This is an optimization exercise on Yosys and OpenROAD, whose aim is small area, not a production implementation.
At most, simulation tests tie the RTL to the original design; equivalence was not proved.
Not every run is shown, and edits may drop behaviour that the tests do not exercise.
For run 2, only the layout was checked, not whether the RTL still works.

**flow/run.sh**
```bash
#!/bin/bash
# synth_recipe.tcl (not shown) runs the flow's synth.tcl, then flattens the netlist and writes it again
# the make line also repeats each setting of config.mk as NAME=value (left out here)
make -C /OpenROAD-flow-scripts/flow DESIGN_CONFIG=/design/flow/config.mk WORK_HOME=/design/flow/orfs CLKGATE_MAP_FILE= SYNTH_SCRIPT=/design/flow/synth_recipe.tcl finish
```
**flow/config.mk**
```make
export PLATFORM = sky130hd
export DESIGN_NAME = top
export DESIGN_NICKNAME = top
export VERILOG_FILES = /design/flow/design.v
export SDC_FILE = /design/flow/constraint.sdc
export NUM_CORES = 8
export LEC_CHECK = 0
export CAP_MARGIN = 20
export CORE_MARGIN = 2
export CORE_UTILIZATION = 40
export SLEW_MARGIN = 20
```
**flow/constraint.sdc**
```tcl
create_clock -name core_clock -period 16.668 [get_ports {clk}]
set_input_delay 3.3336 -clock core_clock [delete_from_list [all_inputs] [get_ports {clk}]]
set_output_delay 3.3336 -clock core_clock [all_outputs]
set_load 0.01 [all_outputs]
```
**flow/design.v**
```verilog
module top (
    input  clk,
    input  rst,
    input  uart_rx_pin,
    output uart_tx_pin
);
function [31:0] bswap(input [31:0] x);
    bswap = {x[7:0], x[15:8], x[23:16], x[31:24]};
endfunction
reg [31:0] r0, r1, r2, r3, r4, r5, r6, r7, r8;
reg [3:0]  ph;
wire [31:0] X = bswap(r0);
wire        wr_alu;
wire [31:0] alu_word;
wire        wr_sh;
reg         rxbuf;
always @(posedge clk) begin
    r0 <= r1; r1 <= r2; r2 <= r3; r3 <= r4; r4 <= r5; r5 <= r6; r6 <= r7; r7 <= r8;
    r8 <= wr_alu ? bswap(alu_word) : wr_sh ? {rxbuf, r0[31:1]} : r0;
end
always @(posedge clk)
    if (rst) ph <= 0;
    else ph <= (ph == 8) ? 4'd0 : ph + 4'd1;
reg        rstate;
reg [6:0]  rcnt;
reg [3:0]  rbit;
reg        rxpend;
reg [8:0]  rxcount;
wire       rx_wr = rxpend && (ph == {1'b0, rxcount[7:5]});
reg        txact, fetched, txnext, txo;
reg [6:0]  tcnt;
reg [3:0]  tbit;
reg [4:0]  tbyte;
reg [3:0]  txslot;
always @(*)
    case (tbyte[4:2])
        0: txslot = 5; 1: txslot = 4; 2: txslot = 2; 3: txslot = 6;
        4: txslot = 1; 5: txslot = 3; 6: txslot = 8; default: txslot = 0;
    endcase
wire tx_fetch = txact && !fetched && !tbit[3] && (ph == txslot);
assign wr_sh = rx_wr || tx_fetch;
assign uart_tx_pin = txo;
reg [5:0] pc;
reg [1:0] typ;    
reg [3:0] sa, sb, sd;
always @(*) begin
    case (pc)
        0:  {typ, sa, sb, sd} = {2'd0, 4'd3, 4'd4, 4'd8};
        1:  {typ, sa, sb, sd} = {2'd1, 4'd3, 4'd4, 4'd4};
        2:  {typ, sa, sb, sd} = {2'd0, 4'd2, 4'd5, 4'd3};
        3:  {typ, sa, sb, sd} = {2'd1, 4'd2, 4'd5, 4'd5};
        4:  {typ, sa, sb, sd} = {2'd0, 4'd1, 4'd6, 4'd2};
        5:  {typ, sa, sb, sd} = {2'd1, 4'd1, 4'd6, 4'd6};
        6:  {typ, sa, sb, sd} = {2'd0, 4'd2, 4'd3, 4'd1};
        7:  {typ, sa, sb, sd} = {2'd1, 4'd2, 4'd3, 4'd2};
        8:  {typ, sa, sb, sd} = {2'd0, 4'd4, 4'd5, 4'd3};
        9:  {typ, sa, sb, sd} = {2'd0, 4'd6, 4'd5, 4'd4};
        10: {typ, sa, sb, sd} = {2'd0, 4'd0, 4'd7, 4'd5};
        11: {typ, sa, sb, sd} = {2'd1, 4'd0, 4'd7, 4'd7};
        12: {typ, sa, sb, sd} = {2'd0, 4'd5, 4'd8, 4'd0};
        13: {typ, sa, sb, sd} = {2'd1, 4'd5, 4'd8, 4'd8};
        14: {typ, sa, sb, sd} = {2'd0, 4'd0, 4'd1, 4'd5};
        15: {typ, sa, sb, sd} = {2'd1, 4'd0, 4'd1, 4'd1};
        16: {typ, sa, sb, sd} = {2'd0, 4'd2, 4'd8, 4'd0};
        17: {typ, sa, sb, sd} = {2'd2, 4'd0, 4'd0, 4'd0};   
        18: {typ, sa, sb, sd} = {2'd0, 4'd8, 4'd0, 4'd2};
        19: {typ, sa, sb, sd} = {2'd1, 4'd8, 4'd0, 4'd8};
        20: {typ, sa, sb, sd} = {2'd0, 4'd6, 4'd7, 4'd0};
        21: {typ, sa, sb, sd} = {2'd1, 4'd3, 4'd0, 4'd6};
        22: {typ, sa, sb, sd} = {2'd2, 4'd3, 4'd2, 4'd3};   
        23: {typ, sa, sb, sd} = {2'd2, 4'd0, 4'd3, 4'd0};   
        24: {typ, sa, sb, sd} = {2'd2, 4'd6, 4'd1, 4'd6};   
        25: {typ, sa, sb, sd} = {2'd2, 4'd4, 4'd0, 4'd4};   
        26: {typ, sa, sb, sd} = {2'd0, 4'd3, 4'd6, 4'd3};
        27: {typ, sa, sb, sd} = {2'd0, 4'd0, 4'd6, 4'd0};
        28: {typ, sa, sb, sd} = {2'd0, 4'd4, 4'd7, 4'd6};
        29: {typ, sa, sb, sd} = {2'd1, 4'd7, 4'd4, 4'd7};
        30: {typ, sa, sb, sd} = {2'd0, 4'd6, 4'd0, 4'd4};
        31: {typ, sa, sb, sd} = {2'd1, 4'd6, 4'd0, 4'd0};
        32: {typ, sa, sb, sd} = {2'd1, 4'd7, 4'd3, 4'd6};
        default: {typ, sa, sb, sd} = {2'd0, 4'd3, 4'd7, 4'd3};
    endcase
end
wire [3:0] words = rxcount[8:5];
wire ready = (pc < 2) ? (words >= 5) : (pc < 4) ? (words >= 6) :
             (pc < 10) ? (words >= 7) : rxcount[8];
localparam S_FETCH = 0, S_LDA = 1, S_LDB = 2, S_LDB2 = 3, S_ALIGN = 4,
           S_NORM = 5, S_MULIT = 6, S_MF0 = 7, S_WR = 8;
reg [3:0]  st;
reg [23:0] A, B;
reg [7:0]  E;
reg [4:0]  D;
reg        sgn, esub;
wire is_mul = typ[1];
wire is_sub = typ[0];
reg [23:0] C;
always @(*)
    case (sb[1:0])
        0: C = 24'hb50481;    
        1: C = 24'hc3f141;    
        2: C = 24'h8a8c15;    
        default: C = 24'ha73b64;  
    endcase
wire k_dec = is_mul && (sb[1:0] == 2'd1);   
wire k_inc = is_mul && (sb[1:0] == 2'd3);   
wire [7:0]  xe  = X[30:23];
wire        xh  = (xe != 0);
wire [8:0]  ediff = {1'b0, E} - {1'b0, xe};
wire        comp = !ediff[8] && ((ediff[7:0] != 0) || (A[22:0] >= X[22:0]));
wire [4:0]  dsat = (ediff[7:5] != 0) ? 5'd31 : ediff[4:0];
reg  [23:0] opnd;
reg         inv, cin;
wire [24:0] sum = {1'b0, A} + ({1'b0, opnd} ^ {25{inv}}) + {24'b0, cin};
wire g = B[23], rr = B[22], sticky = |B[21:0];
wire E255 = (E == 8'hff);
wire Ezero = (E == 8'h00);
always @(*) begin
    opnd = 24'd0; inv = 1'b0; cin = 1'b0;
    case (st)
        S_ALIGN: begin opnd = B; inv = esub; cin = esub; end
        S_MULIT: begin opnd = B[0] ? C : 24'd0; end
        S_MF0:   begin cin = !(Ezero || (E255 && k_dec)) && A[23] && g && (rr || sticky || A[0]); end
        default: ;
    endcase
end
wire zall = !is_mul && (!A[23] || E255);
assign alu_word = {sgn & !zall, E & {8{!zall}}, A[22:0] & {23{!(zall || E255)}}};
assign wr_alu = (st == S_WR) && (ph == sd);
always @(posedge clk) begin
    B <= {1'b0, B[23:1]};
    D <= D - 5'd1;
    if (rst) begin
        st <= S_FETCH;
        pc <= 0;
    end else begin
        case (st)
            S_FETCH: if (pc != 34 && ready) st <= S_LDA;
            S_LDA: if (ph == sa) begin
                E <= xe; sgn <= X[31];
                if (is_mul) begin
                    A <= 24'd0; B <= {1'b1, X[22:0]}; D <= 5'd23; st <= S_MULIT;
                end else begin
                    A <= {xh, X[22:0]}; st <= S_LDB;
                end
            end
            S_LDB: if (ph == sb) begin
                esub <= sgn ^ X[31] ^ is_sub;
                if (comp) begin
                    B <= {xh, X[22:0]}; D <= dsat; st <= S_ALIGN;
                end else begin
                    A <= {xh, X[22:0]}; E <= xe; sgn <= X[31] ^ is_sub; st <= S_LDB2;
                end
            end
            S_LDB2: if (ph == sa) begin
                B <= {xh, X[22:0]}; D <= dsat; st <= S_ALIGN;
            end
            S_ALIGN: if (D == 0) begin
                if (sum[24] && !esub) begin
                    A <= sum[24:1];
                    if (!E255) E <= E + 8'd1;
                end else
                    A <= sum[23:0];
                st <= S_NORM;
            end else begin
                B <= {1'b0, B[23:1]};
                D <= D - 5'd1;
            end
            S_NORM: if (A == 0 || A[23]) st <= S_WR;
                else begin A <= {A[22:0], 1'b0}; E <= E - 8'd1; end
            S_MULIT: begin
                A <= sum[24:1];
                B <= {sum[0], B[23:1]};
                if (D == 0) begin
                    st <= S_MF0;
                    if (k_dec) E <= E - 8'd1;
                    if (k_inc) E <= E + 8'd1;
                end
            end
            S_MF0: begin
                if (Ezero) begin
                    A <= sum[24:1]; st <= S_WR;
                end else if (E255 && k_dec) begin
                    A <= sum[24:1]; E <= E + 8'd1;
                end else if (!A[23]) begin
                    A <= {A[22:0], g}; E <= E - 8'd1; st <= S_WR;
                end else begin
                    A <= sum[23:0]; st <= S_WR;
                end
            end
            S_WR: if (ph == sd) begin
                pc <= pc + 6'd1; st <= S_FETCH;
            end
            default: st <= S_FETCH;
        endcase
        if (txact && tbyte == 31 && tbit == 9 && tcnt == 64) pc <= 0;
    end
end
always @(posedge clk) begin
    if (rst) begin
        rstate <= 0; rxpend <= 0; rxcount <= 0;
        txact <= 0; txo <= 1;
    end else begin
        if (!rstate) begin
            rcnt <= 0; rbit <= 0;
            if (!uart_rx_pin) rstate <= 1;
        end else begin
            rcnt <= (rcnt == 64) ? 7'd0 : rcnt + 7'd1;
            if (rcnt == 64) rbit <= rbit + 4'd1;
            if (rcnt == 31) begin
                if (rbit == 9) rstate <= 0;
                else if (rbit != 0) begin rxbuf <= uart_rx_pin; rxpend <= 1; end
            end
        end
        if (rx_wr) begin rxpend <= 0; rxcount <= rxcount + 9'd1; end
        if (!txact) begin
            tcnt <= 0; tbit <= 0; tbyte <= 0; fetched <= 0;
            if (pc >= 15 && rxcount[8]) begin txact <= 1; txo <= 0; end
        end else begin
            tcnt <= (tcnt == 64) ? 7'd0 : tcnt + 7'd1;
            if (tx_fetch) begin txnext <= r0[0]; fetched <= 1; end
            if (tcnt == 64) begin
                fetched <= 0;
                tbit <= (tbit == 9) ? 4'd0 : tbit + 4'd1;
                if (tbit < 8) txo <= txnext;
                else if (tbit == 8) txo <= 1;
                else begin
                    tbyte <= tbyte + 5'd1;
                    if (tbyte == 31) begin txact <= 0; rxcount <= 0; end
                    else txo <= 0;
                end
            end
        end
    end
end
endmodule
```
==> run summary, run 1 <==
* Post-synthesis compound-gate area fraction at 15.6%
* Finished Layout Cells at 2332
* Ant diodes at 0
* Post-DP HPWL at 29.4 mm
* Yosys top cell area share at 40.4%
* CP max-delay cell: nor2_1
* Highest routing layer actually used: met4
* Fraction of layout cells with a size suffix above 1 at 8.51%
* Clock Pin Slew Worst Setup and Hold Paths at 0.06 ns
* Most frequent cells in the layout: dfxtp_1 (357), nand2_1 (130), nor2_1 (126)
* Drt first pass iters at 5
* Final Cell Area at 0.0198 mm²
* Busiest grt layer: met2
* Max stage delay on crit path at 0.69 ns
* Worst hold start: r7[12]
* Num rows at 77
* Port Buffers at 3
* Seq/total area at 45.8%
* Final period util at 37.0%
* Synth Area in Adders at 7.04%
* Total gr overflow at 0
* CP Max Fanout at 21
* CTS tree: yes
* Count of flip-flops and latches at 422
* Non-clock buffers at 19
* Syn nets at 1818
* Multi-input gate share of total cell area at 40.6%
* Routed wl met3 at 2.83 mm
* Register bit total from synthesis at 422
* Initial antenna violation count at 0
* GR Util met1 at 25.1%
* Relative slew slack at 32.8%
* Worst-Margin Slew at 0.995 ns
* Reg2reg start: st[2]
* Area of the die at 0.0460 mm²
* Synth-to-layout area growth at 12.0%
* DR WL/cell at 18.3 µm
* Grt met2 use at 28.8%
* Met2 WL post-DR at 18.8 mm
* Tot GR Track Use at 18.4%
* Stages on worst setup path at 10
* Initial Util at 40.3%
* Synth Area in XOR/XNOR at 5.42%
* Multi-input logic area at 0.00805 mm²
* CP endpoint kind: register
* Final Hold Viols at 0
* Worst R2R Setup Slack at 10.53 ns
* Yosys warns at 1
* Multi-input gates at 1139
* Crit path time final at 6.17 ns
* Post-synthesis cell type count at 94
* Main combinational cell family by area after synthesis: compound AO/OA/AOI/OAI gates
* Hold path depth at 0
* Die H at 215 µm
* Pre-CTS WS at 9.87 ns
* Post-synthesis simple-gate area fraction at 13.4%
* Nets at 1807
* DRC viols at 0
* Vias at 12800
* Cell type taking the most area: sequential cells
* Clk_skew at 0.0301 ns
* Seq/Total Area, Yosys at 51.3%
* Die X at 215 µm
* Post-CTS sizing at 0
* Crit Path Class: input port to register
* Sequential standard cell area at 0.00909 mm²
* Outcome: timing/DRC/antenna clean
* Max-Cap Viols at 0
* EDFF count, synth at 64
* Critical path data arrival time at 6.62 ns
* CTS root buf: clkbuf_16
* Number of vias per cell at 5.49
* # hold bufs at CTS at 0
* Yosys top cell by area: dfxtp_1
* Clock Sinks at 422
* WHS Endpoint: r6[12]
* Hold crit path type: register to register
* Fill cell count at 4165
* Worst path bufs/invs at 4
* Overall routed net length at 42.6 mm
* First-pass GRT wire length at 67.7 mm
* NonClk Buf Share at 0.757%
* Clock buffer count from CTS at 44
* Startpoint type of the worst setup path: input port
* Final Worst Setup Slack at 10.50 ns
* Core area at 0.0439 mm²
* Tapcell Cnt at 592
* Dpl cells at 2252
* Vias in the first global route at 12300
* Most frequent cell after synthesis: dfxtp_1
* Post-synth top cells: dfxtp_1 (358), nand2_1 (130), nor2_1 (126)
* Setup Fix Bufs, Post-CTS at 0
* Syn_area_per_cell at 10.3 µm²
* Asr flop ratio synth at 0%
* Gpl congestion at 0.877
* M1 WL at 19.7 mm
* Fmax at 162 MHz
* Most common cell after layout, fill and taps aside: dfxtp_1
* Skew-Pair Late Insertion Delay at 0.58 ns
* Top Ports at 4
* Sum Neg Setup Slack at 0 ns
* Reg2Reg Depth at 17
* Final setup viols at 0
* Routed Antenna Nets at 0
* Final core occ at 45.2%
**Run 1: the metal 1 layer**

Bar = 50 µm.
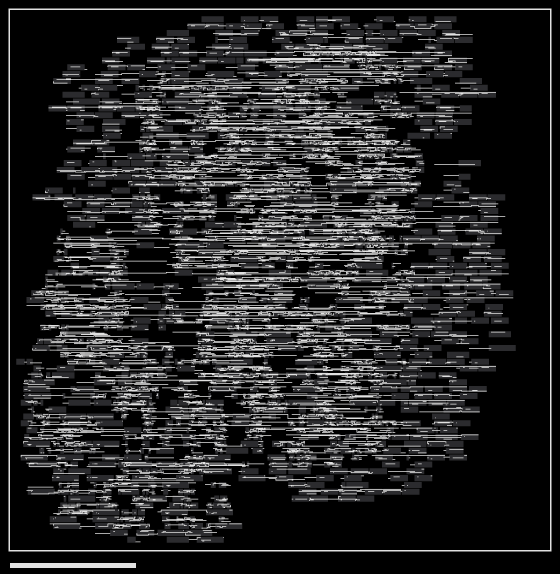
wire length on this layer	19700 µm
main direction	horizontal
nets with wire on the layer	1728
share of all routed wire	46%
longest straight run	86.5 µm

**Run 1: metal 2**

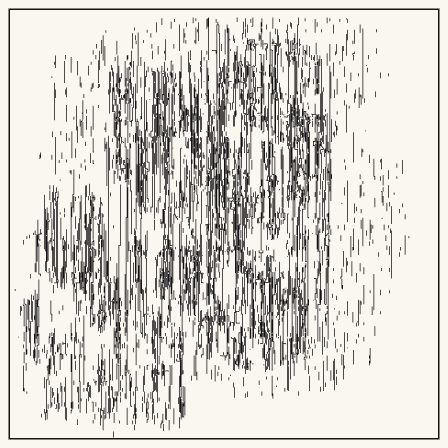
nets with wire on the layer	1478
wire length on this layer	18800 µm
share of all routed wire	44%
longest straight run	87.4 µm
main direction	vertical

**Run 1: M3 wires**

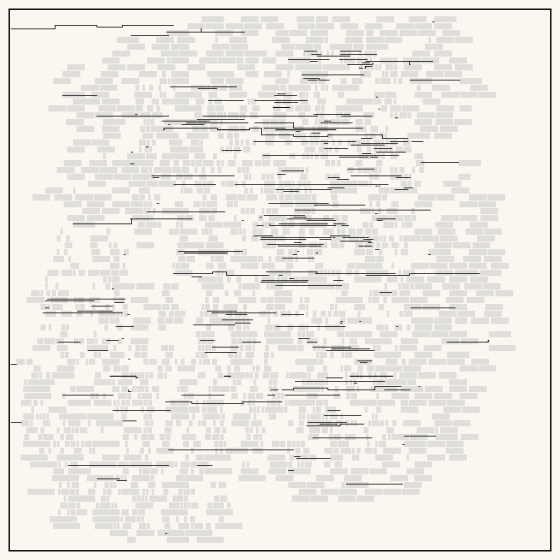
share of all routed wire	6.6%
nets with wire on the layer	142
wire length on this layer	2830 µm
main direction	horizontal

==> run 2: changes to the inputs <==
--- a/flow/design.v
+++ b/flow/design.v
@@ -21,24 +21,21 @@
 always @(posedge clk)
     if (rst) ph <= 0;
     else ph <= (ph == 8) ? 4'd0 : ph + 4'd1;
-reg        rstate;
-reg [6:0]  rcnt;
-reg [3:0]  rbit;
-reg        rxpend;
-reg [8:0]  rxcount;
-wire       rx_wr = rxpend && (ph == {1'b0, rxcount[7:5]});
-reg        txact, fetched, txnext, txo;
-reg [6:0]  tcnt;
-reg [3:0]  tbit;
-reg [4:0]  tbyte;
-reg [3:0]  txslot;
+reg        txm;       
+reg        act;       
+reg [6:0]  cnt;
+reg [3:0]  fb;        
+reg [8:0]  ptr;
+reg        pend;      
+reg        txo;
+reg [3:0]  uslot;
 always @(*)
-    case (tbyte[4:2])
-        0: txslot = 5; 1: txslot = 4; 2: txslot = 2; 3: txslot = 6;
-        4: txslot = 1; 5: txslot = 3; 6: txslot = 8; default: txslot = 0;
-    endcase
-wire tx_fetch = txact && !fetched && !tbit[3] && (ph == txslot);
-assign wr_sh = rx_wr || tx_fetch;
+    if (!txm) uslot = {1'b0, ptr[7:5]};
+    else case (ptr[7:5])
+        0: uslot = 5; 1: uslot = 4; 2: uslot = 2; 3: uslot = 6;
+        4: uslot = 1; 5: uslot = 3; 6: uslot = 8; default: uslot = 0;
+    endcase
+assign wr_sh = (ph == uslot) && (txm ? (!pend && !fb[3]) : pend);
 assign uart_tx_pin = txo;
 reg [5:0] pc;
 reg [1:0] typ;    
@@ -81,11 +78,11 @@
         default: {typ, sa, sb, sd} = {2'd0, 4'd3, 4'd7, 4'd3};
     endcase
 end
-wire [3:0] words = rxcount[8:5];
-wire ready = (pc < 2) ? (words >= 5) : (pc < 4) ? (words >= 6) :
-             (pc < 10) ? (words >= 7) : rxcount[8];
+wire [3:0] words = ptr[8:5];
+wire ready = txm || ((pc < 2) ? (words >= 5) : (pc < 4) ? (words >= 6) :
+             (pc < 10) ? (words >= 7) : ptr[8]);
 localparam S_FETCH = 0, S_LDA = 1, S_LDB = 2, S_LDB2 = 3, S_ALIGN = 4,
-           S_NORM = 5, S_MULIT = 6, S_MF0 = 7, S_WR = 8;
+           S_NORM = 5, S_MULIT = 6, S_MF0 = 7, S_WR = 8, S_SWAP = 9;
 reg [3:0]  st;
 reg [23:0] A, B;
 reg [7:0]  E;
@@ -106,7 +103,6 @@
 wire [7:0]  xe  = X[30:23];
 wire        xh  = (xe != 0);
 wire [8:0]  ediff = {1'b0, E} - {1'b0, xe};
-wire        comp = !ediff[8] && ((ediff[7:0] != 0) || (A[22:0] >= X[22:0]));
 wire [4:0]  dsat = (ediff[7:5] != 0) ? 5'd31 : ediff[4:0];
 reg  [23:0] opnd;
 reg         inv, cin;
@@ -143,9 +139,9 @@
                     A <= {xh, X[22:0]}; st <= S_LDB;
                 end
             end
-            S_LDB: if (ph == sb) begin
-                esub <= sgn ^ X[31] ^ is_sub;
-                if (comp) begin
+            S_LDB, S_SWAP: if (ph == sb) begin
+                if (st == S_LDB) esub <= sgn ^ X[31] ^ is_sub;
+                if (st == S_LDB && !ediff[8]) begin
                     B <= {xh, X[22:0]}; D <= dsat; st <= S_ALIGN;
                 end else begin
                     A <= {xh, X[22:0]}; E <= xe; sgn <= X[31] ^ is_sub; st <= S_LDB2;
@@ -155,12 +151,16 @@
                 B <= {xh, X[22:0]}; D <= dsat; st <= S_ALIGN;
             end
             S_ALIGN: if (D == 0) begin
-                if (sum[24] && !esub) begin
+                if (sum[24] && esub) begin
+                    st <= S_SWAP;        
+                end else if (sum[24]) begin
                     A <= sum[24:1];
                     if (!E255) E <= E + 8'd1;
-                end else
+                    st <= S_NORM;
+                end else begin
                     A <= sum[23:0];
-                st <= S_NORM;
+                    st <= S_NORM;
+                end
             end else begin
                 B <= {1'b0, B[23:1]};
                 D <= D - 5'd1;
@@ -192,42 +192,42 @@
             end
             default: st <= S_FETCH;
         endcase
-        if (txact && tbyte == 31 && tbit == 9 && tcnt == 64) pc <= 0;
+        if (txm && cnt == 31 && fb == 9 && ptr[8]) pc <= 0;
     end
 end
+wire tick = (cnt == 64);
 always @(posedge clk) begin
     if (rst) begin
-        rstate <= 0; rxpend <= 0; rxcount <= 0;
-        txact <= 0; txo <= 1;
+        txm <= 0; act <= 0; ptr <= 0; pend <= 0; txo <= 1;
     end else begin
-        if (!rstate) begin
-            rcnt <= 0; rbit <= 0;
-            if (!uart_rx_pin) rstate <= 1;
+        if (act) begin
+            cnt <= tick ? 7'd0 : cnt + 7'd1;
+            if (tick) fb <= (fb == 9) ? 4'd0 : fb + 4'd1;
         end else begin
-            rcnt <= (rcnt == 64) ? 7'd0 : rcnt + 7'd1;
-            if (rcnt == 64) rbit <= rbit + 4'd1;
-            if (rcnt == 31) begin
-                if (rbit == 9) rstate <= 0;
-                else if (rbit != 0) begin rxbuf <= uart_rx_pin; rxpend <= 1; end
-            end
+            cnt <= 0; fb <= 0;
         end
-        if (rx_wr) begin rxpend <= 0; rxcount <= rxcount + 9'd1; end
-        if (!txact) begin
-            tcnt <= 0; tbit <= 0; tbyte <= 0; fetched <= 0;
-            if (pc >= 15 && rxcount[8]) begin txact <= 1; txo <= 0; end
+        if (wr_sh) begin
+            ptr <= ptr + 9'd1;
+            pend <= txm;
+            if (txm) rxbuf <= r0[0];
+        end
+        if (!txm) begin
+            if (!act) begin
+                if (ptr[8]) begin
+                    if (pc >= 15) begin txm <= 1; act <= 1; txo <= 0; ptr <= 0; end
+                end else if (!uart_rx_pin) act <= 1;
+            end else if (cnt == 31) begin
+                if (fb == 9) act <= 0;
+                else if (fb != 0) begin rxbuf <= uart_rx_pin; pend <= 1; end
+            end
         end else begin
-            tcnt <= (tcnt == 64) ? 7'd0 : tcnt + 7'd1;
-            if (tx_fetch) begin txnext <= r0[0]; fetched <= 1; end
-            if (tcnt == 64) begin
-                fetched <= 0;
-                tbit <= (tbit == 9) ? 4'd0 : tbit + 4'd1;
-                if (tbit < 8) txo <= txnext;
-                else if (tbit == 8) txo <= 1;
-                else begin
-                    tbyte <= tbyte + 5'd1;
-                    if (tbyte == 31) begin txact <= 0; rxcount <= 0; end
-                    else txo <= 0;
-                end
+            if (tick) begin
+                if (fb < 8) begin txo <= rxbuf; pend <= 0; end
+                else if (fb == 8) txo <= 1;
+                else txo <= 0;
+            end
+            if (cnt == 31 && fb == 9 && ptr[8]) begin
+                txm <= 0; act <= 0; ptr <= 0;
             end
         end
     end
--- a/flow/config.mk
+++ b/flow/config.mk
@@ -5,7 +5,8 @@
 export SDC_FILE = /design/flow/constraint.sdc
 export NUM_CORES = 8
 export LEC_CHECK = 0
+export ABC_AREA = 1
 export CAP_MARGIN = 20
 export CORE_MARGIN = 2
-export CORE_UTILIZATION = 40
+export CORE_UTILIZATION = 70
 export SLEW_MARGIN = 20
**Run 2: path with the least slack**

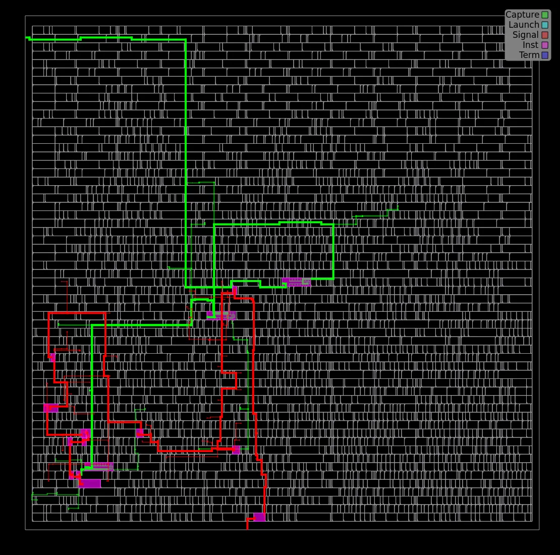
final core occ: 76.6%
crit path time final: 6.02 ns
Sum Neg Setup Slack: 0 ns
Finished Layout Cells: 2693

==> run 2 against run 1 <==
Fmax rose by 2.4%. Register-to-register slack improved by 0.36 ns. Design area rose by 0.31%. Utilization rose by 31 points. Non-clock buffer count fell by 6. Sequential share of layout area fell by 2.9 points. Global-route usage rose by 20 points. Setup slack improved by 0.15 ns. Synthesized area rose by 4.3%. Critical path type unchanged. Critical endpoint is now sd[1]. Largest cell class unchanged.
==> run summary, run 2 <==
* Seq/total area at 42.9%
* Fraction of layout cells with a size suffix above 1 at 6.70%
* Worst R2R Setup Slack at 10.89 ns
* Synth Area in Adders at 4.72%
* Routed Antenna Nets at 0
* Stages on worst setup path at 12
* WHS Endpoint: r4[14]
* Max stage delay on crit path at 0.67 ns
* Setup Fix Bufs, Post-CTS at 0
* Final setup viols at 0
* Area of the die at 0.0277 mm²
* Num rows at 59
* Yosys top cell area share at 38.8%
* CP max-delay cell: clkdlybuf4s50_1
* Worst-Margin Slew at 1.08 ns
* Synth Area in XOR/XNOR at 3.99%
* Tapcell Cnt at 335
* CTS tree: yes
* Met2 WL post-DR at 24.6 mm
* Pre-CTS WS at 10.20 ns
* Die H at 167 µm
* Initial antenna violation count at 0
* # hold bufs at CTS at 0
* Post-synthesis compound-gate area fraction at 12.5%
* Critical path data arrival time at 6.45 ns
* Core area at 0.0260 mm²
* Max-Cap Viols at 0
* GR Util met1 at 47.0%
* Busiest grt layer: met2
* Multi-input gates at 1567
* Fmax at 166 MHz
* Dpl cells at 2623
* Grt met2 use at 61.8%
* Crit path from: rst
* CP Max Fanout at 13
* Relative slew slack at 27.6%
* Gpl congestion at 0.999
* EDFF count, synth at 46
* Clk_skew at 0.0318 ns
* Hold path depth at 0
* Yosys warns at 1
* Most common cell after layout, fill and taps aside: nand2_1
* Final period util at 36.1%
* First-pass GRT wire length at 85.6 mm
* Vias in the first global route at 16200
* Highest routing layer actually used: met4
* Count of flip-flops and latches at 404
* Cell type taking the most area: sequential cells
* Crit Path Class: input port to register
* Nets at 2401
* Worst hold start: r5[14]
* Clock Sinks at 404
* Startpoint type of the worst setup path: input port
* M1 WL at 19.9 mm
* Reg2Reg Depth at 15
* Main combinational cell family by area after synthesis: simple AND/OR/NAND/NOR gates
* Yosys top cell by area: dfxtp_1
* Syn nets at 2418
* Post-synthesis cell type count at 55
* Post-CTS sizing at 0
* CP endpoint kind: register
* Most frequent cell after synthesis: nand2_1
* Routed wl met3 at 5.61 mm
* Ant diodes at 0
* Worst path bufs/invs at 3
* DRC viols at 0
* DR WL/cell at 20.2 µm
* Clock buffer count from CTS at 40
* Number of vias per cell at 6.16
* Port Buffers at 3
* Asr flop ratio synth at 0%
* Total gr overflow at 0
* Post-synth top cells: nand2_1 (538), dfxtp_1 (358), inv_1 (277)
* Skew-Pair Late Insertion Delay at 0.56 ns
* Outcome: timing/DRC/antenna clean
* Tot GR Track Use at 38.6%
* Reg2reg start: st[2]
* Post-synthesis simple-gate area fraction at 24.3%
* Non-clock buffers at 13
* Clock Pin Slew Worst Setup and Hold Paths at 0.07 ns
* Multi-input gate share of total cell area at 42.3%
* Multi-input logic area at 0.00842 mm²
* Post-DP HPWL at 36.9 mm
* Top Ports at 4
* Overall routed net length at 54.4 mm
* CTS root buf: clkbuf_16
* Initial Util at 71.1%
* NonClk Buf Share at 0.528%
* Hold crit path type: register to register
* Drt first pass iters at 8
* Final Worst Setup Slack at 10.65 ns
* Vias at 16600
* Seq/Total Area, Yosys at 46.2%
**Run 2: metal 2**

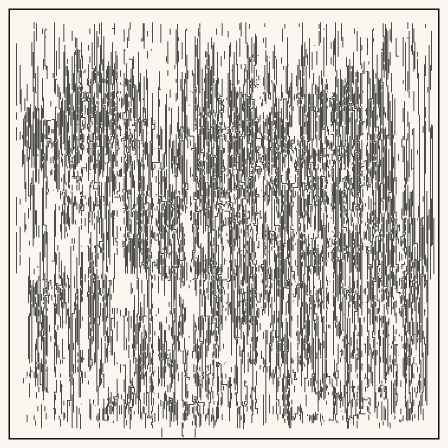
main direction	vertical
longest straight run	77.9 µm
wire length on this layer	24.6 mm

--- run 3 (changed files replaced; the others as in run 2) ---
removed: flow/run.sh
==> flow/design.v <==
module top (
    input  clk,
    input  rst,
    input  uart_rx_pin,
    output uart_tx_pin
);
reg  [31:0] r0, r1, r2, r3, r4, r5, r6, r7, r8;
reg  [3:0]  ph;
wire        wr_fpu, wr_sh, shin;
wire [31:0] fpu_word;
wire [5:0]  pc;
wire        txm, reply_over;
wire [3:0]  ring_done;
always @(posedge clk) begin
    r0 <= r1; r1 <= r2; r2 <= r3; r3 <= r4; r4 <= r5; r5 <= r6; r6 <= r7; r7 <= r8;
    r8 <= wr_fpu ? {fpu_word[7:0], fpu_word[15:8], fpu_word[23:16], fpu_word[31:24]} :
          wr_sh  ? {shin, r0[31:1]} : r0;
end
always @(posedge clk)
    if (rst) ph <= 0;
    else ph <= (ph == 8) ? 4'd0 : ph + 4'd1;
uart u (
    .clk(clk), .rst(rst), .rx(uart_rx_pin), .tx(uart_tx_pin),
    .ph(ph), .r0_lsb(r0[0]), .y0_ready(pc >= 15),
    .wr_sh(wr_sh), .shin(shin), .txm(txm), .words_in(ring_done),
    .reply_over(reply_over)
);
fpu f (
    .clk(clk), .rst(rst), .ph(ph),
    .X({r0[7:0], r0[15:8], r0[23:16], r0[31:24]}),
    .txm(txm), .words(ring_done), .reply_over(reply_over),
    .pc(pc), .wr(wr_fpu), .word(fpu_word)
);
endmodule
module uart (
    input            clk,
    input            rst,
    input            rx,
    output reg       tx,
    input      [3:0] ph,
    input            r0_lsb,
    input            y0_ready,
    output           wr_sh,
    output reg       shin,
    output reg       txm,        
    output     [3:0] words_in,   
    output           reply_over
);
reg        act;                  
reg [6:0]  cnt;
reg [3:0]  fb;                   
reg [8:0]  ptr;
reg        pend;                 
reg [3:0]  slot;
always @(*)
    if (!txm) slot = {1'b0, ptr[7:5]};
    else case (ptr[7:5])
        0: slot = 5; 1: slot = 4; 2: slot = 2; 3: slot = 6;
        4: slot = 1; 5: slot = 3; 6: slot = 8; default: slot = 0;
    endcase
assign wr_sh = (ph == slot) && (txm ? (!pend && !fb[3]) : pend);
assign words_in = ptr[8:5];
wire tick = (cnt == 64);
wire mid  = (cnt == 31);
assign reply_over = txm && mid && (fb == 9) && ptr[8];
always @(posedge clk) begin
    if (rst) begin
        txm <= 0; act <= 0; ptr <= 0; pend <= 0; tx <= 1;
    end else begin
        if (act) begin
            cnt <= tick ? 7'd0 : cnt + 7'd1;
            if (tick) fb <= (fb == 9) ? 4'd0 : fb + 4'd1;
        end else begin
            cnt <= 0; fb <= 0;
        end
        if (wr_sh) begin
            ptr <= ptr + 9'd1;
            pend <= txm;
            if (txm) shin <= r0_lsb;
        end
        if (!txm) begin
            if (!act) begin
                if (ptr[8]) begin
                    if (y0_ready) begin txm <= 1; act <= 1; tx <= 0; ptr <= 0; end
                end else if (!rx) act <= 1;
            end else if (mid) begin
                if (fb == 9) act <= 0;
                else if (fb != 0) begin shin <= rx; pend <= 1; end
            end
        end else begin
            if (tick) begin
                if (fb < 8) begin tx <= shin; pend <= 0; end
                else if (fb == 8) tx <= 1;
                else tx <= 0;
            end
            if (reply_over) begin txm <= 0; act <= 0; ptr <= 0; end
        end
    end
end
endmodule
module fpu (
    input             clk,
    input             rst,
    input      [3:0]  ph,
    input      [31:0] X,           
    input             txm,
    input      [3:0]  words,
    input             reply_over,
    output reg [5:0]  pc,
    output            wr,
    output     [31:0] word
);
wire [13:0] rom =
    (pc == 6'd0)  ? {2'd0, 4'd3, 4'd4, 4'd8} :
    (pc == 6'd1)  ? {2'd1, 4'd3, 4'd4, 4'd4} :
    (pc == 6'd2)  ? {2'd0, 4'd2, 4'd5, 4'd3} :
    (pc == 6'd3)  ? {2'd1, 4'd2, 4'd5, 4'd5} :
    (pc == 6'd4)  ? {2'd0, 4'd1, 4'd6, 4'd2} :
    (pc == 6'd5)  ? {2'd1, 4'd1, 4'd6, 4'd6} :
    (pc == 6'd6)  ? {2'd0, 4'd2, 4'd3, 4'd1} :
    (pc == 6'd7)  ? {2'd1, 4'd2, 4'd3, 4'd2} :
    (pc == 6'd8)  ? {2'd0, 4'd4, 4'd5, 4'd3} :
    (pc == 6'd9)  ? {2'd0, 4'd6, 4'd5, 4'd4} :
    (pc == 6'd10) ? {2'd0, 4'd0, 4'd7, 4'd5} :
    (pc == 6'd11) ? {2'd1, 4'd0, 4'd7, 4'd7} :
    (pc == 6'd12) ? {2'd0, 4'd5, 4'd8, 4'd0} :
    (pc == 6'd13) ? {2'd1, 4'd5, 4'd8, 4'd8} :
    (pc == 6'd14) ? {2'd0, 4'd0, 4'd1, 4'd5} :
    (pc == 6'd15) ? {2'd1, 4'd0, 4'd1, 4'd1} :
    (pc == 6'd16) ? {2'd0, 4'd2, 4'd8, 4'd0} :
    (pc == 6'd17) ? {2'd2, 4'd0, 4'd0, 4'd0} :
    (pc == 6'd18) ? {2'd0, 4'd8, 4'd0, 4'd2} :
    (pc == 6'd19) ? {2'd1, 4'd8, 4'd0, 4'd8} :
    (pc == 6'd20) ? {2'd0, 4'd6, 4'd7, 4'd0} :
    (pc == 6'd21) ? {2'd1, 4'd3, 4'd0, 4'd6} :
    (pc == 6'd22) ? {2'd2, 4'd3, 4'd2, 4'd3} :
    (pc == 6'd23) ? {2'd2, 4'd0, 4'd3, 4'd0} :
    (pc == 6'd24) ? {2'd2, 4'd6, 4'd1, 4'd6} :
    (pc == 6'd25) ? {2'd2, 4'd4, 4'd0, 4'd4} :
    (pc == 6'd26) ? {2'd0, 4'd3, 4'd6, 4'd3} :
    (pc == 6'd27) ? {2'd0, 4'd0, 4'd6, 4'd0} :
    (pc == 6'd28) ? {2'd0, 4'd4, 4'd7, 4'd6} :
    (pc == 6'd29) ? {2'd1, 4'd7, 4'd4, 4'd7} :
    (pc == 6'd30) ? {2'd0, 4'd6, 4'd0, 4'd4} :
    (pc == 6'd31) ? {2'd1, 4'd6, 4'd0, 4'd0} :
    (pc == 6'd32) ? {2'd1, 4'd7, 4'd3, 4'd6} :
                    {2'd0, 4'd3, 4'd7, 4'd3};
wire       is_mul = rom[13];
wire       is_sub = rom[12];
wire [3:0] sa = rom[11:8], sb = rom[7:4], sd = rom[3:0];
wire ready = txm || ((pc < 2) ? (words >= 5) : (pc < 4) ? (words >= 6) :
                     (pc < 10) ? (words >= 7) : words[3]);
localparam S_FETCH = 0, S_LDA = 1, S_LDB = 2, S_LDB2 = 3, S_ALIGN = 4,
           S_NORM = 5, S_MULIT = 6, S_MF0 = 7, S_WR = 8, S_SWAP = 9;
reg [3:0]  st;
reg [23:0] A, B;
reg [7:0]  E;
reg [4:0]  D;
reg        sgn, esub;
wire [3:0] want = (st == S_WR) ? sd : (st == S_LDB || st == S_SWAP) ? sb : sa;
wire       here = (ph == want);
reg [23:0] C;
always @(*)
    case (sb[1:0])
        0: C = 24'hb50481;
        1: C = 24'hc3f141;
        2: C = 24'h8a8c15;
        default: C = 24'ha73b64;
    endcase
wire k_dec = (sb[1:0] == 2'd1);    
wire k_inc = (sb[1:0] == 2'd3);    
wire [7:0] xe    = X[30:23];
wire       xh    = (xe != 0);
wire [8:0] ediff = {1'b0, E} - {1'b0, xe};
wire [4:0] dsat  = (ediff[7:5] != 0) ? 5'd31 : ediff[4:0];
reg  [23:0] opnd;
reg         inv, cin;
wire [24:0] sum = {1'b0, A} + ({1'b0, opnd} ^ {25{inv}}) + {24'b0, cin};
wire g = B[23], rr = B[22], sticky = |B[21:0];
wire E255  = (E == 8'hff);
wire Ezero = (E == 8'h00);
wire tiny2 = E255 && k_dec;
always @(*) begin
    opnd = 24'd0; inv = 1'b0; cin = 1'b0;
    case (st)
        S_ALIGN: begin opnd = B; inv = esub; cin = esub; end
        S_MULIT: opnd = B[0] ? C : 24'd0;
        S_MF0:   cin = !Ezero && !tiny2 && A[23] && g && (rr || sticky || A[0]);
        default: ;
    endcase
end
wire zall = !is_mul && (!A[23] || E255);
assign word = {sgn & !zall, E & {8{!zall}}, A[22:0] & {23{!(zall || E255)}}};
assign wr = (st == S_WR) && here;
always @(posedge clk) begin
    B <= {1'b0, B[23:1]};
    D <= D - 5'd1;
    if (rst) begin
        st <= S_FETCH;
        pc <= 0;
    end else begin
        case (st)
            S_FETCH: if (pc != 34 && ready) st <= S_LDA;
            S_LDA: if (here) begin
                E <= xe; sgn <= X[31];
                if (is_mul) begin
                    A <= 24'd0; B <= {1'b1, X[22:0]}; D <= 5'd23; st <= S_MULIT;
                end else begin
                    A <= {xh, X[22:0]}; st <= S_LDB;
                end
            end
            S_LDB, S_SWAP: if (here) begin
                if (st == S_LDB) esub <= sgn ^ X[31] ^ is_sub;
                if (st == S_LDB && !ediff[8]) begin
                    B <= {xh, X[22:0]}; D <= dsat; st <= S_ALIGN;
                end else begin
                    A <= {xh, X[22:0]}; E <= xe; sgn <= X[31] ^ is_sub; st <= S_LDB2;
                end
            end
            S_LDB2: if (here) begin
                B <= {xh, X[22:0]}; D <= dsat; st <= S_ALIGN;
            end
            S_ALIGN: if (D == 0) begin
                if (sum[24] && esub) st <= S_SWAP;    
                else begin
                    if (sum[24]) begin
                        A <= sum[24:1];
                        if (!E255) E <= E + 8'd1;
                    end else
                        A <= sum[23:0];
                    st <= S_NORM;
                end
            end else
                B <= {1'b0, B[23:1]};
            S_NORM: if (A[23] || D == 5'd8) st <= S_WR;
                else begin A <= {A[22:0], 1'b0}; E <= E - 8'd1; end
            S_MULIT: begin
                A <= sum[24:1];
                B <= {sum[0], B[23:1]};
                if (D == 0) begin
                    st <= S_MF0;
                    if (k_dec) E <= E - 8'd1;
                    if (k_inc) E <= E + 8'd1;
                end
            end
            S_MF0: begin
                if (Ezero) begin
                    A <= sum[24:1]; st <= S_WR;
                end else if (tiny2) begin
                    A <= sum[24:1]; E <= E + 8'd1;
                end else if (!A[23]) begin
                    A <= {A[22:0], g}; E <= E - 8'd1; st <= S_WR;
                end else begin
                    A <= sum[23:0]; st <= S_WR;
                end
            end
            S_WR: if (here) begin
                pc <= pc + 6'd1; st <= S_FETCH;
            end
            default: st <= S_FETCH;
        endcase
        if (reply_over) pc <= 0;
    end
end
endmodule
==> flow/flow/run.sh <==
#!/bin/bash
# Own layout flow: the standard ORFS flow (standard.sh) with two changes.
#  - Synthesis maps the logic with an area-oriented ABC script (deepsyn, then
#    &nf) and skips the full-adder extraction step.  Registers are mapped
#    before ABC runs, so they are the standard synthesis's registers.
#  - Clock tree synthesis without dummy loads and with larger sink clusters.
# All tool output goes to standard_flow.log here (and ORFS's own logs).
set -euo pipefail
HERE=$(pwd)
rm -rf "$HERE/own_scripts"
cp -r "$FLOW_HOME/scripts" "$HERE/own_scripts"
cp "$HERE/flow/abc_area_deep.script" "$HERE/own_scripts/abc_speed.script"
CTS="-sink_clustering_enable -repair_clock_nets -dont_use_dummy_load -buf_list sky130_fd_sc_hd__clkbuf_16 -sink_clustering_size 25 -sink_clustering_max_diameter 90"
bash standard.sh SCRIPTS_DIR="$HERE/own_scripts" ADDER_MAP_FILE= "CTS_ARGS=$CTS" finish > "$HERE/standard_flow.log" 2>&1
==> flow/flow/abc_area_deep.script <==
&get -n
&st
&deepsyn -T 60
&dch
&nf -R 1000
&put
==> flow/standard.sh <==
#!/bin/bash
# synth_recipe.tcl (not shown) runs the flow's synth.tcl, then flattens the netlist and writes it again
# the make line also repeats each setting of config.mk as NAME=value (left out here)
make -C /OpenROAD-flow-scripts/flow DESIGN_CONFIG=/design/flow/config.mk WORK_HOME=/design/flow/orfs CLKGATE_MAP_FILE= SYNTH_SCRIPT=/design/flow/synth_recipe.tcl "${@:-finish}"
==> flow/config.mk <==
export PLATFORM = sky130hd
export DESIGN_NAME = top
export DESIGN_NICKNAME = top
export VERILOG_FILES = /design/flow/design.v
export SDC_FILE = /design/flow/constraint.sdc
export NUM_CORES = 8
export LEC_CHECK = 0
export CAP_MARGIN = 20
export CORE_MARGIN = 2
export CORE_UTILIZATION = 70
export SLEW_MARGIN = 20
**Run 3: metal 2**

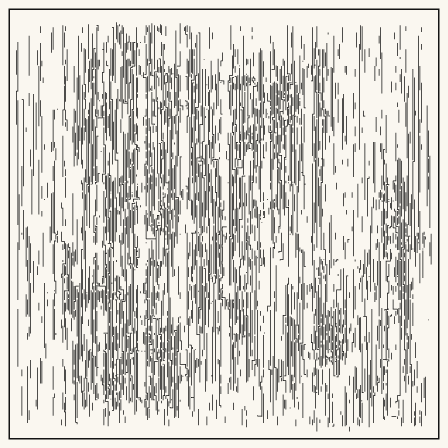
nets with wire on the layer	1052
longest straight run	62.2 µm
wire length on this layer	14000 µm

==> run 3 against run 2 <==
Non-clock buffer count rose by 5. Critical path type is now register to register. Critical endpoint is now f.A[13]. Die area fell by 30%. Setup slack got worse by 5.6 ns.
==> run summary, run 3 <==
* Outcome: timing/DRC/antenna clean
* Die H at 140 µm
* Multi-input gate share of total cell area at 33.1%
* Most frequent cells in the layout: dfxtp_1 (344), nand2_1 (152), nor2_1 (105)
* Die X at 140 µm
* Max-Cap Viols at 0
* Seq/total area at 60.0%
* Routed wl met3 at 2.29 mm
* Gpl congestion at 0.949
* Hold path depth at 0
* First-pass GRT wire length at 47.1 mm
* Sum Neg Setup Slack at 0 ns
* Finished Layout Cells at 1427
* M1 WL at 12.3 mm
* Port Buffers at 3
* Post-DP HPWL at 19.0 mm
* Hold crit path type: register to register
* Critical path data arrival time at 11.79 ns
* Tot GR Track Use at 30.5%
* Drt first pass iters at 7
* Highest routing layer actually used: met4
* Tapcell Cnt at 229
* Stages on worst setup path at 46
* Syn nets at 1164
* Clock buffer count from CTS at 19
* Syn_area_per_cell at 11.1 µm²
* CP endpoint kind: register
* Count of flip-flops and latches at 390
* Vias in the first global route at 8813
* Relative slew slack at 25.4%
* Most common cell after layout, fill and taps aside: dfxtp_1
* Worst path bufs/invs at 1
* Final Worst Setup Slack at 5.09 ns
* Synth Area in Adders at 0.779%
* Synth-to-layout area growth at 7.21%
* Crit Path Class: register to register
* Skew-Pair Late Insertion Delay at 0.52 ns
* Crit path from: f.pc[2]
* Pre-CTS WS at 5.40 ns
* Worst hold start: r7[1]
* Main combinational cell family by area after synthesis: simple AND/OR/NAND/NOR gates
* Fmax at 86.3 MHz
* Nets at 1203
* GR Util met1 at 42.0%
* CTS root buf: clkbuf_16
* Reg2Reg Depth at 46
* CTS tree: yes
* Crit path time final at 11.58 ns
* Grt met2 use at 49.2%
* Multi-input logic area at 0.00456 mm²
* Post-synthesis cell type count at 55
* Met2 WL post-DR at 14.0 mm
* Area of the die at 0.0195 mm²
* Seq/Total Area, Yosys at 64.3%
* Reg2reg start: f.pc[2]
* Initial antenna violation count at 0
* Yosys top cell by area: dfxtp_1
* Max stage delay on crit path at 0.87 ns
* Clock Pin Slew Worst Setup and Hold Paths at 0.09 ns
* Fraction of layout cells with a size suffix above 1 at 3.34%
* Core area at 0.0180 mm²
* CP max-delay cell: a21oi_1
**Run 3: M3 wires**

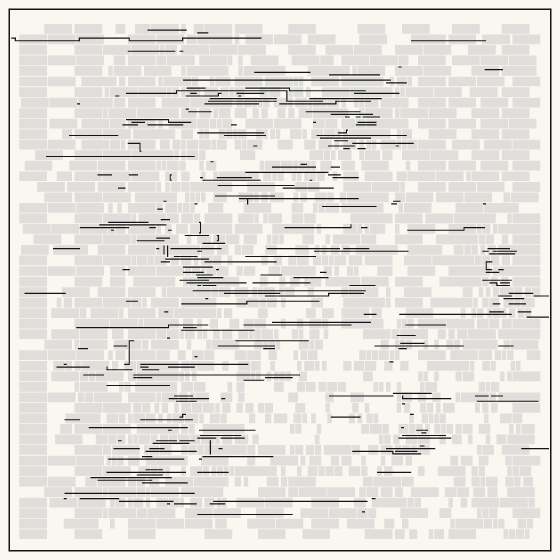
longest straight run	53.4 µm
main direction	horizontal
share of all routed wire	7.7%

==> run 4: changes to the inputs <==
--- a/flow/design.v
+++ b/flow/design.v
@@ -49,23 +49,25 @@
 reg        act;                  
 reg [6:0]  cnt;
 reg [3:0]  fb;                   
-reg [8:0]  ptr;
+reg [4:0]  byt;
+reg        full;                 
 reg        pend;                 
 reg [3:0]  slot;
 always @(*)
-    if (!txm) slot = {1'b0, ptr[7:5]};
-    else case (ptr[7:5])
+    if (!txm) slot = {1'b0, byt[4:2]};
+    else case (byt[4:2])
         0: slot = 5; 1: slot = 4; 2: slot = 2; 3: slot = 6;
         4: slot = 1; 5: slot = 3; 6: slot = 8; default: slot = 0;
     endcase
 assign wr_sh = (ph == slot) && (txm ? (!pend && !fb[3]) : pend);
-assign words_in = ptr[8:5];
+assign words_in = {full, byt[4:2]};
 wire tick = (cnt == 64);
 wire mid  = (cnt == 31);
-assign reply_over = txm && mid && (fb == 9) && ptr[8];
+assign reply_over = txm && mid && (fb == 9) && full;
+wire last = txm ? (fb == 7) : (fb == 8);
 always @(posedge clk) begin
     if (rst) begin
-        txm <= 0; act <= 0; ptr <= 0; pend <= 0; tx <= 1;
+        txm <= 0; act <= 0; byt <= 0; full <= 0; pend <= 0; tx <= 1;
     end else begin
         if (act) begin
             cnt <= tick ? 7'd0 : cnt + 7'd1;
@@ -74,14 +76,17 @@
             cnt <= 0; fb <= 0;
         end
         if (wr_sh) begin
-            ptr <= ptr + 9'd1;
             pend <= txm;
             if (txm) shin <= r0_lsb;
+            if (last) begin
+                byt <= byt + 5'd1;
+                if (byt == 31) full <= 1;
+            end
         end
         if (!txm) begin
             if (!act) begin
-                if (ptr[8]) begin
-                    if (y0_ready) begin txm <= 1; act <= 1; tx <= 0; ptr <= 0; end
+                if (full) begin
+                    if (y0_ready) begin txm <= 1; act <= 1; tx <= 0; full <= 0; end
                 end else if (!rx) act <= 1;
             end else if (mid) begin
                 if (fb == 9) act <= 0;
@@ -93,7 +98,7 @@
                 else if (fb == 8) tx <= 1;
                 else tx <= 0;
             end
-            if (reply_over) begin txm <= 0; act <= 0; ptr <= 0; end
+            if (reply_over) begin txm <= 0; act <= 0; full <= 0; end
         end
     end
 end
@@ -175,7 +180,16 @@
 wire [4:0] dsat  = (ediff[7:5] != 0) ? 5'd31 : ediff[4:0];
 reg  [23:0] opnd;
 reg         inv, cin;
-wire [24:0] sum = {1'b0, A} + ({1'b0, opnd} ^ {25{inv}}) + {24'b0, cin};
+wire [23:0] bb = opnd ^ {24{inv}};
+genvar gi;
+wire [24:0] cy;
+wire [24:0] sum;
+assign cy[0] = cin;
+generate for (gi = 0; gi < 24; gi = gi + 1) begin : rca
+    assign sum[gi]  = A[gi] ^ bb[gi] ^ cy[gi];
+    assign cy[gi+1] = (A[gi] & bb[gi]) | (cy[gi] & (A[gi] ^ bb[gi]));
+end endgenerate
+assign sum[24] = inv ^ cy[24];
 wire g = B[23], rr = B[22], sticky = |B[21:0];
 wire E255  = (E == 8'hff);
 wire Ezero = (E == 8'h00);
==> flow/flow/run.sh (replaced) <==
#!/bin/bash
# Own layout flow: the standard ORFS flow (standard.sh) with these changes.
#  - Synthesis maps the logic with an area-oriented ABC script (deepsyn, then
#    &nf), and its adder step extracts full adders only (no half adders).
#    Registers are mapped before either step runs, so they are the standard
#    synthesis's registers.
#  - Clock tree synthesis without dummy loads and with larger sink clusters.
# All tool output goes to standard_flow.log here (and ORFS's own logs).
set -euo pipefail
HERE=$(pwd)
rm -rf "$HERE/own_scripts"
cp -r "$FLOW_HOME/scripts" "$HERE/own_scripts"
cp "$HERE/flow/abc_area_deep.script" "$HERE/own_scripts/abc_speed.script"
sed -i 's/^  extract_fa {\*}\[dont_use_extract_fa_args\]/  extract_fa -fa {*}[dont_use_extract_fa_args]/' "$HERE/own_scripts/synth.tcl"
grep -q "extract_fa -fa" "$HERE/own_scripts/synth.tcl"
CTS="-sink_clustering_enable -repair_clock_nets -dont_use_dummy_load -buf_list sky130_fd_sc_hd__clkbuf_16 -sink_clustering_size 25 -sink_clustering_max_diameter 90"
bash standard.sh SCRIPTS_DIR="$HERE/own_scripts" "CTS_ARGS=$CTS" finish > "$HERE/standard_flow.log" 2>&1
**Run 4: path with the least slack**

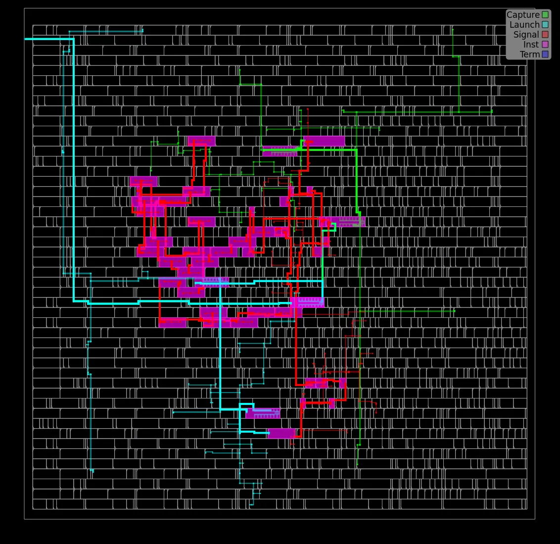
crit path time final: 14.43 ns
final core occ: 77.2%
Finished Layout Cells: 1326

==> run 4 against run 3 <==
Still clean. Fmax down 20%. Synthesized area down 2.4%. Die area down 2.4%. Utilization up 0.44 points. Via count down 4.2%. Critical path type unchanged. Largest cell class unchanged.
==> run summary, run 4 <==
* Startpoint type of the worst setup path: register
* Highest routing layer actually used: met4
* Final period util at 86.5%
* Most common cell after layout, fill and taps aside: dfxtp_1
* Busiest grt layer: met2
* Routed wl met3 at 2.66 mm
* Routed Antenna Nets at 0
* Post-synthesis cell type count at 53
* Total gr overflow at 0
* Stages on worst setup path at 42
* Synth Area in Adders at 4.07%
* Most frequent cells in the layout: dfxtp_1 (341), nand2_1 (118), nor2_1 (68)
* Initial antenna violation count at 0
* Multi-input gate share of total cell area at 30.9%
* Relative slew slack at 30.9%
* Post-synthesis compound-gate area fraction at 13.2%
* Post-synth top cells: dfxtp_1 (341), nand2_1 (118), nor2_1 (70)
* Tot GR Track Use at 31.8%
* Seq/total area at 61.1%
* Setup Fix Bufs, Post-CTS at 0
* CP max-delay cell: dfxtp_1
* CTS root buf: clkbuf_16
* Asr flop ratio synth at 0%
* Top Ports at 4
* Clock Pin Slew Worst Setup and Hold Paths at 0.09 ns
* WHS Endpoint: r1[12]
* Area of the die at 0.0190 mm²
* Syn_area_per_cell at 11.7 µm²
* CP endpoint kind: register
* Drt first pass iters at 9
* Gpl congestion at 0.939
* Fmax at 69.3 MHz
* Post-synthesis simple-gate area fraction at 11.5%
* Fill cell count at 1055
* Final Cell Area at 0.0134 mm²
* Final Worst Setup Slack at 2.24 ns
* Initial Util at 72.0%
* Ant diodes at 1
* Die X at 138 µm
* Max-Cap Viols at 0
* Synth-to-layout area growth at 7.14%
* Core area at 0.0174 mm²
* Grt met2 use at 52.2%
* EDFF count, synth at 46
* Hold path depth at 0
* Pre-CTS WS at 2.57 ns
* Register bit total from synthesis at 387
* Main combinational cell family by area after synthesis: compound AO/OA/AOI/OAI gates
* CTS tree: yes
* Met2 WL post-DR at 13.8 mm
* Yosys top cell area share at 54.4%
* Yosys warns at 3
* Final Hold Viols at 0
* Post-DP HPWL at 18.7 mm
* Nets at 1130
* Max stage delay on crit path at 0.66 ns
* Most frequent cell after synthesis: dfxtp_1
* DR WL/cell at 22.1 µm
* DRC viols at 0
* Tapcell Cnt at 225
* Hold crit path type: register to register
* Sum Neg Setup Slack at 0 ns
* Dpl cells at 1306
* Clock Sinks at 387
* Outcome: timing/DRC/antenna clean
* First-pass GRT wire length at 46.0 mm
* Count of flip-flops and latches at 387
* Skew-Pair Late Insertion Delay at 0.52 ns
* Non-clock buffers at 13
* Fraction of layout cells with a size suffix above 1 at 3.27%
* Vias in the first global route at 8613
* Syn nets at 1096
* Die H at 138 µm
* Worst R2R Setup Slack at 2.24 ns
* Clk_skew at 0.0309 ns
* Multi-input logic area at 0.00415 mm²
* Yosys top cell by area: dfxtp_1
* Cell type taking the most area: sequential cells
**Run 4: signal wires on met4**

Bar = 50 µm.
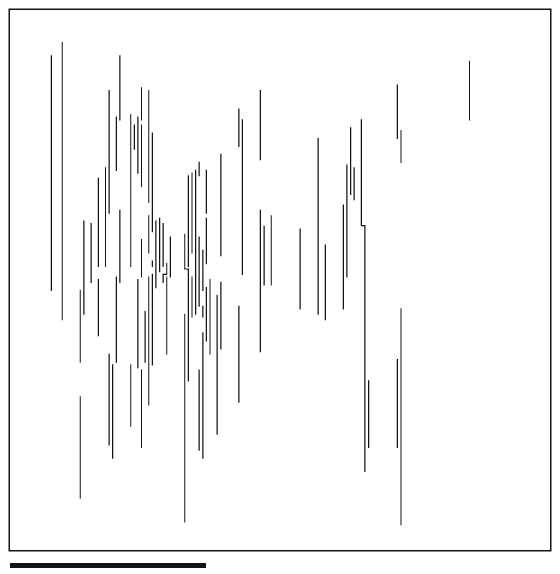
share of all routed wire	5.9%
longest straight run	70.7 µm
main direction	vertical
wire length on this layer	1730 µm

==> run 5: changes to the inputs <==
--- a/flow/design.v
+++ b/flow/design.v
@@ -41,7 +41,7 @@
     input            r0_lsb,
     input            y0_ready,
     output           wr_sh,
-    output reg       shin,
+    output           shin,
     output reg       txm,        
     output     [3:0] words_in,   
     output           reply_over
@@ -51,7 +51,7 @@
 reg [3:0]  fb;                   
 reg [4:0]  byt;
 reg        full;                 
-reg        pend;                 
+reg        nxt;                  
 reg [3:0]  slot;
 always @(*)
     if (!txm) slot = {1'b0, byt[4:2]};
@@ -59,15 +59,18 @@
         0: slot = 5; 1: slot = 4; 2: slot = 2; 3: slot = 6;
         4: slot = 1; 5: slot = 3; 6: slot = 8; default: slot = 0;
     endcase
-assign wr_sh = (ph == slot) && (txm ? (!pend && !fb[3]) : pend);
-assign words_in = {full, byt[4:2]};
 wire tick = (cnt == 64);
 wire mid  = (cnt == 31);
+wire win  = mid || (cnt[6:3] == 4'd4);
+wire dbit = txm ? !fb[3] : (fb != 0 && fb != 9);
+assign wr_sh = act && win && dbit && (ph == slot);
+assign shin = rx;
+assign words_in = {full, byt[4:2]};
 assign reply_over = txm && mid && (fb == 9) && full;
 wire last = txm ? (fb == 7) : (fb == 8);
 always @(posedge clk) begin
     if (rst) begin
-        txm <= 0; act <= 0; byt <= 0; full <= 0; pend <= 0; tx <= 1;
+        txm <= 0; act <= 0; byt <= 0; full <= 0; tx <= 1;
     end else begin
         if (act) begin
             cnt <= tick ? 7'd0 : cnt + 7'd1;
@@ -75,26 +78,20 @@
         end else begin
             cnt <= 0; fb <= 0;
         end
-        if (wr_sh) begin
-            pend <= txm;
-            if (txm) shin <= r0_lsb;
-            if (last) begin
-                byt <= byt + 5'd1;
-                if (byt == 31) full <= 1;
-            end
+        if (wr_sh) nxt <= r0_lsb;
+        if (act && tick && last) begin
+            byt <= byt + 5'd1;
+            if (byt == 31) full <= 1;
         end
         if (!txm) begin
             if (!act) begin
                 if (full) begin
                     if (y0_ready) begin txm <= 1; act <= 1; tx <= 0; full <= 0; end
                 end else if (!rx) act <= 1;
-            end else if (mid) begin
-                if (fb == 9) act <= 0;
-                else if (fb != 0) begin shin <= rx; pend <= 1; end
-            end
+            end else if (mid && fb == 9) act <= 0;
         end else begin
             if (tick) begin
-                if (fb < 8) begin tx <= shin; pend <= 0; end
+                if (fb < 8) tx <= nxt;
                 else if (fb == 8) tx <= 1;
                 else tx <= 0;
             end
**Run 5: signal wires on met4**

Bar = 50 µm.
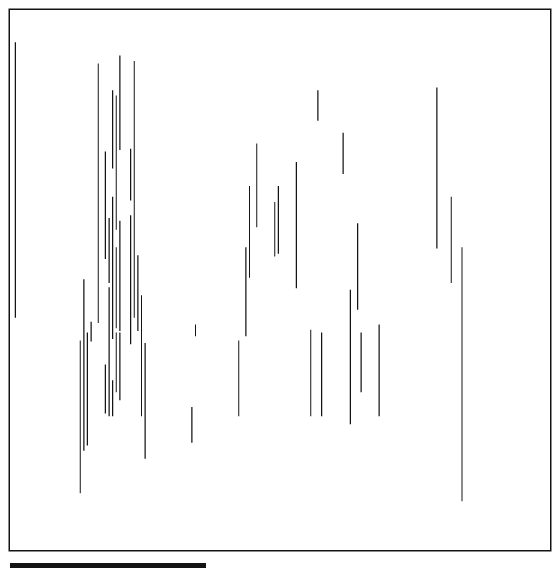
share of all routed wire	4.2%
wire length on this layer	1170 µm
longest straight run	70.0 µm

==> run 5 against run 4 <==
Still clean. Final cell count is 4.8% higher. Hold slack worse by 0.010 ns. Design area hardly changed. Die area is 0.10% higher. Critical path type unchanged. Highest routed layer unchanged.
==> run summary, run 5 <==
* Busiest grt layer: met2
* CTS tree: yes
* Ant diodes at 0
* Vias in the first global route at 8496
* Post-synthesis compound-gate area fraction at 12.2%
* Number of vias per cell at 6.36
* Seq/total area at 60.9%
* Port Buffers at 3
* Worst-Margin Slew at 1.04 ns
* Worst path bufs/invs at 4
* Non-clock buffers at 12
* Relative slew slack at 30.8%
* Num rows at 48
* Crit path time final at 14.67 ns
* Multi-input gates at 721
* Synth Area in XOR/XNOR at 2.37%
* Max stage delay on crit path at 0.54 ns
* Worst hold start: r6[19]
* First-pass GRT wire length at 45.1 mm
* Clock Pin Slew Worst Setup and Hold Paths at 0.09 ns
* Post-synthesis cell type count at 54
* Yosys top cell by area: dfxtp_1
* Gpl congestion at 0.962
* Mapped cell area at 0.0126 mm²
* Tot GR Track Use at 30.6%
* Crit path from: f.st[3]
* Fill cell count at 1096
* Dpl cells at 1371
* Final setup viols at 0
* Post-synthesis simple-gate area fraction at 15.1%
* Skew-Pair Late Insertion Delay at 0.53 ns
* Hold crit path type: register to register
* CP max-delay cell: a31oi_1
* Area of the die at 0.0190 mm²
* Finished Layout Cells at 1390
* Pre-CTS WS at 2.27 ns
* Routed wl met3 at 2.24 mm
* GR Util met1 at 41.1%
* Synth-to-layout area growth at 7.05%
* Main combinational cell family by area after synthesis: simple AND/OR/NAND/NOR gates
* Most frequent cells in the layout: dfxtp_1 (340), nand2_1 (236), nor2_1 (73)
* Final Cell Area at 0.0134 mm²
* CTS root buf: clkbuf_16
* Startpoint type of the worst setup path: register
* Final core occ at 77.2%
* Max-Cap Viols at 0
* Critical path data arrival time at 14.93 ns
* CP Max Fanout at 26
* Highest routing layer actually used: met4
* Yosys warns at 3
* Fraction of layout cells with a size suffix above 1 at 2.92%
* Synth Area in Adders at 4.23%
* Clock Sinks at 386
* Post-DP HPWL at 17.4 mm
* Grt met2 use at 49.7%
* Worst R2R Setup Slack at 2.00 ns
* Hold path depth at 0
* Final period util at 88.0%
* Count of flip-flops and latches at 386
* Crit Path Class: register to register
* # hold bufs at CTS at 0
* Cell type taking the most area: sequential cells
* Stages on worst setup path at 42
* Sequential standard cell area at 0.00819 mm²
* Asr flop ratio synth at 0%
* Fmax at 68.2 MHz
* Drt first pass iters at 10
* Die X at 138 µm
* Top Ports at 4
* CP endpoint kind: register
* Most frequent cell after synthesis: dfxtp_1
* WHS Endpoint: r5[19]
* Register bit total from synthesis at 386
* Multi-input gate share of total cell area at 32.0%
* DR WL/cell at 20.3 µm
* Setup Fix Bufs, Post-CTS at 0
* Yosys top cell area share at 54.2%
* Reg2Reg Depth at 42
* NonClk Buf Share at 0.726%
* Vias at 8844
* Met2 WL post-DR at 13.4 mm
* Overall routed net length at 28.3 mm
* Routed Antenna Nets at 0
* Core area at 0.0174 mm²
* Syn_area_per_cell at 11.1 µm²
* Post-CTS sizing at 0
* Seq/Total Area, Yosys at 65.2%
* Clock buffer count from CTS at 19
* Sum Neg Setup Slack at 0 ns
* Total gr overflow at 0
* Clk_skew at 0.0386 ns
* Nets at 1195
* Multi-input logic area at 0.00430 mm²
* Initial antenna violation count at 0
* Most common cell after layout, fill and taps aside: dfxtp_1
* Top post-synthesis cells by area: dfxtp_1 (54%), edfxtp_1 (11%), nand2_1 (7.1%), fa_1 (4.0%), a22oi_1 (2.3%)
* DRC viols at 0
* Outcome: timing/DRC/antenna clean
* M1 WL at 11.5 mm
* Die H at 138 µm
* Post-synth top cells: dfxtp_1 (340), nand2_1 (236), nor2_1 (74)
* Syn nets at 1162
* Final Hold Viols at 0
* Reg2reg start: f.st[3]
* Initial Util at 72.1%
* Final Worst Setup Slack at 2.00 ns
* EDFF count, synth at 46
**Run 5: M3 wires**

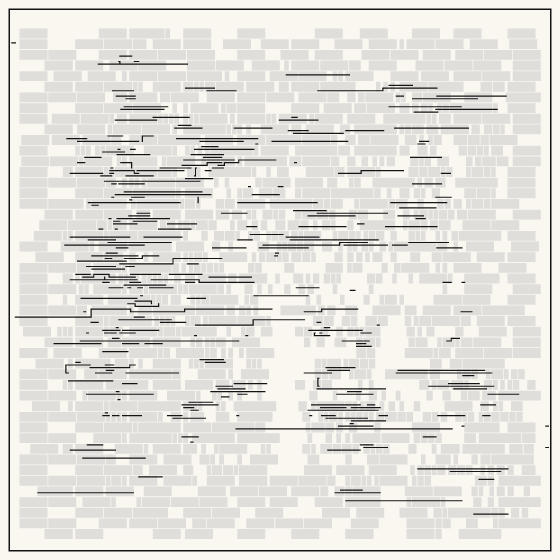
longest straight run	55.2 µm
share of all routed wire	7.9%
nets with wire on the layer	160
main direction	horizontal

## separate check: timing with driven ports
Ports are ideal in the flow. The routed layouts listed here were re-timed in OpenROAD. Step 1, drivers: a clkbuf_16 drives clk and a buf_2 each remaining input, both assumed. Step 2 moves the port delays by t, midway between the first and last clock arrival at a register: inputs arrive t later, outputs are due t later. That takes back most of the time a late clock gives input paths. Three values: ideal, step 1, step 2; two values: the first two.
run	t, ns	slack for setup (ns)	worst setup path at the end	worst slew at a driven data input, ns
run 1	0.624	10.502 / 10.534 / 9.916	input to register	0.03
run 2	0.601	10.648 / 10.681 / 10.081	input to register	0.03
run 3	0.551	5.085 / 5.085 / 5.085	register to register	0.03
run 4	0.555	2.242 / 2.242 / 2.242	register to register	0.03
run 5	0.553	2.003 / 2.003 / 2.003	register to register	0.03
After both steps setup and hold are still met in every run listed. For run 1, which loses most, drivers alone change the setup slack by +0.032 ns; drivers and shift together by -0.586 ns.
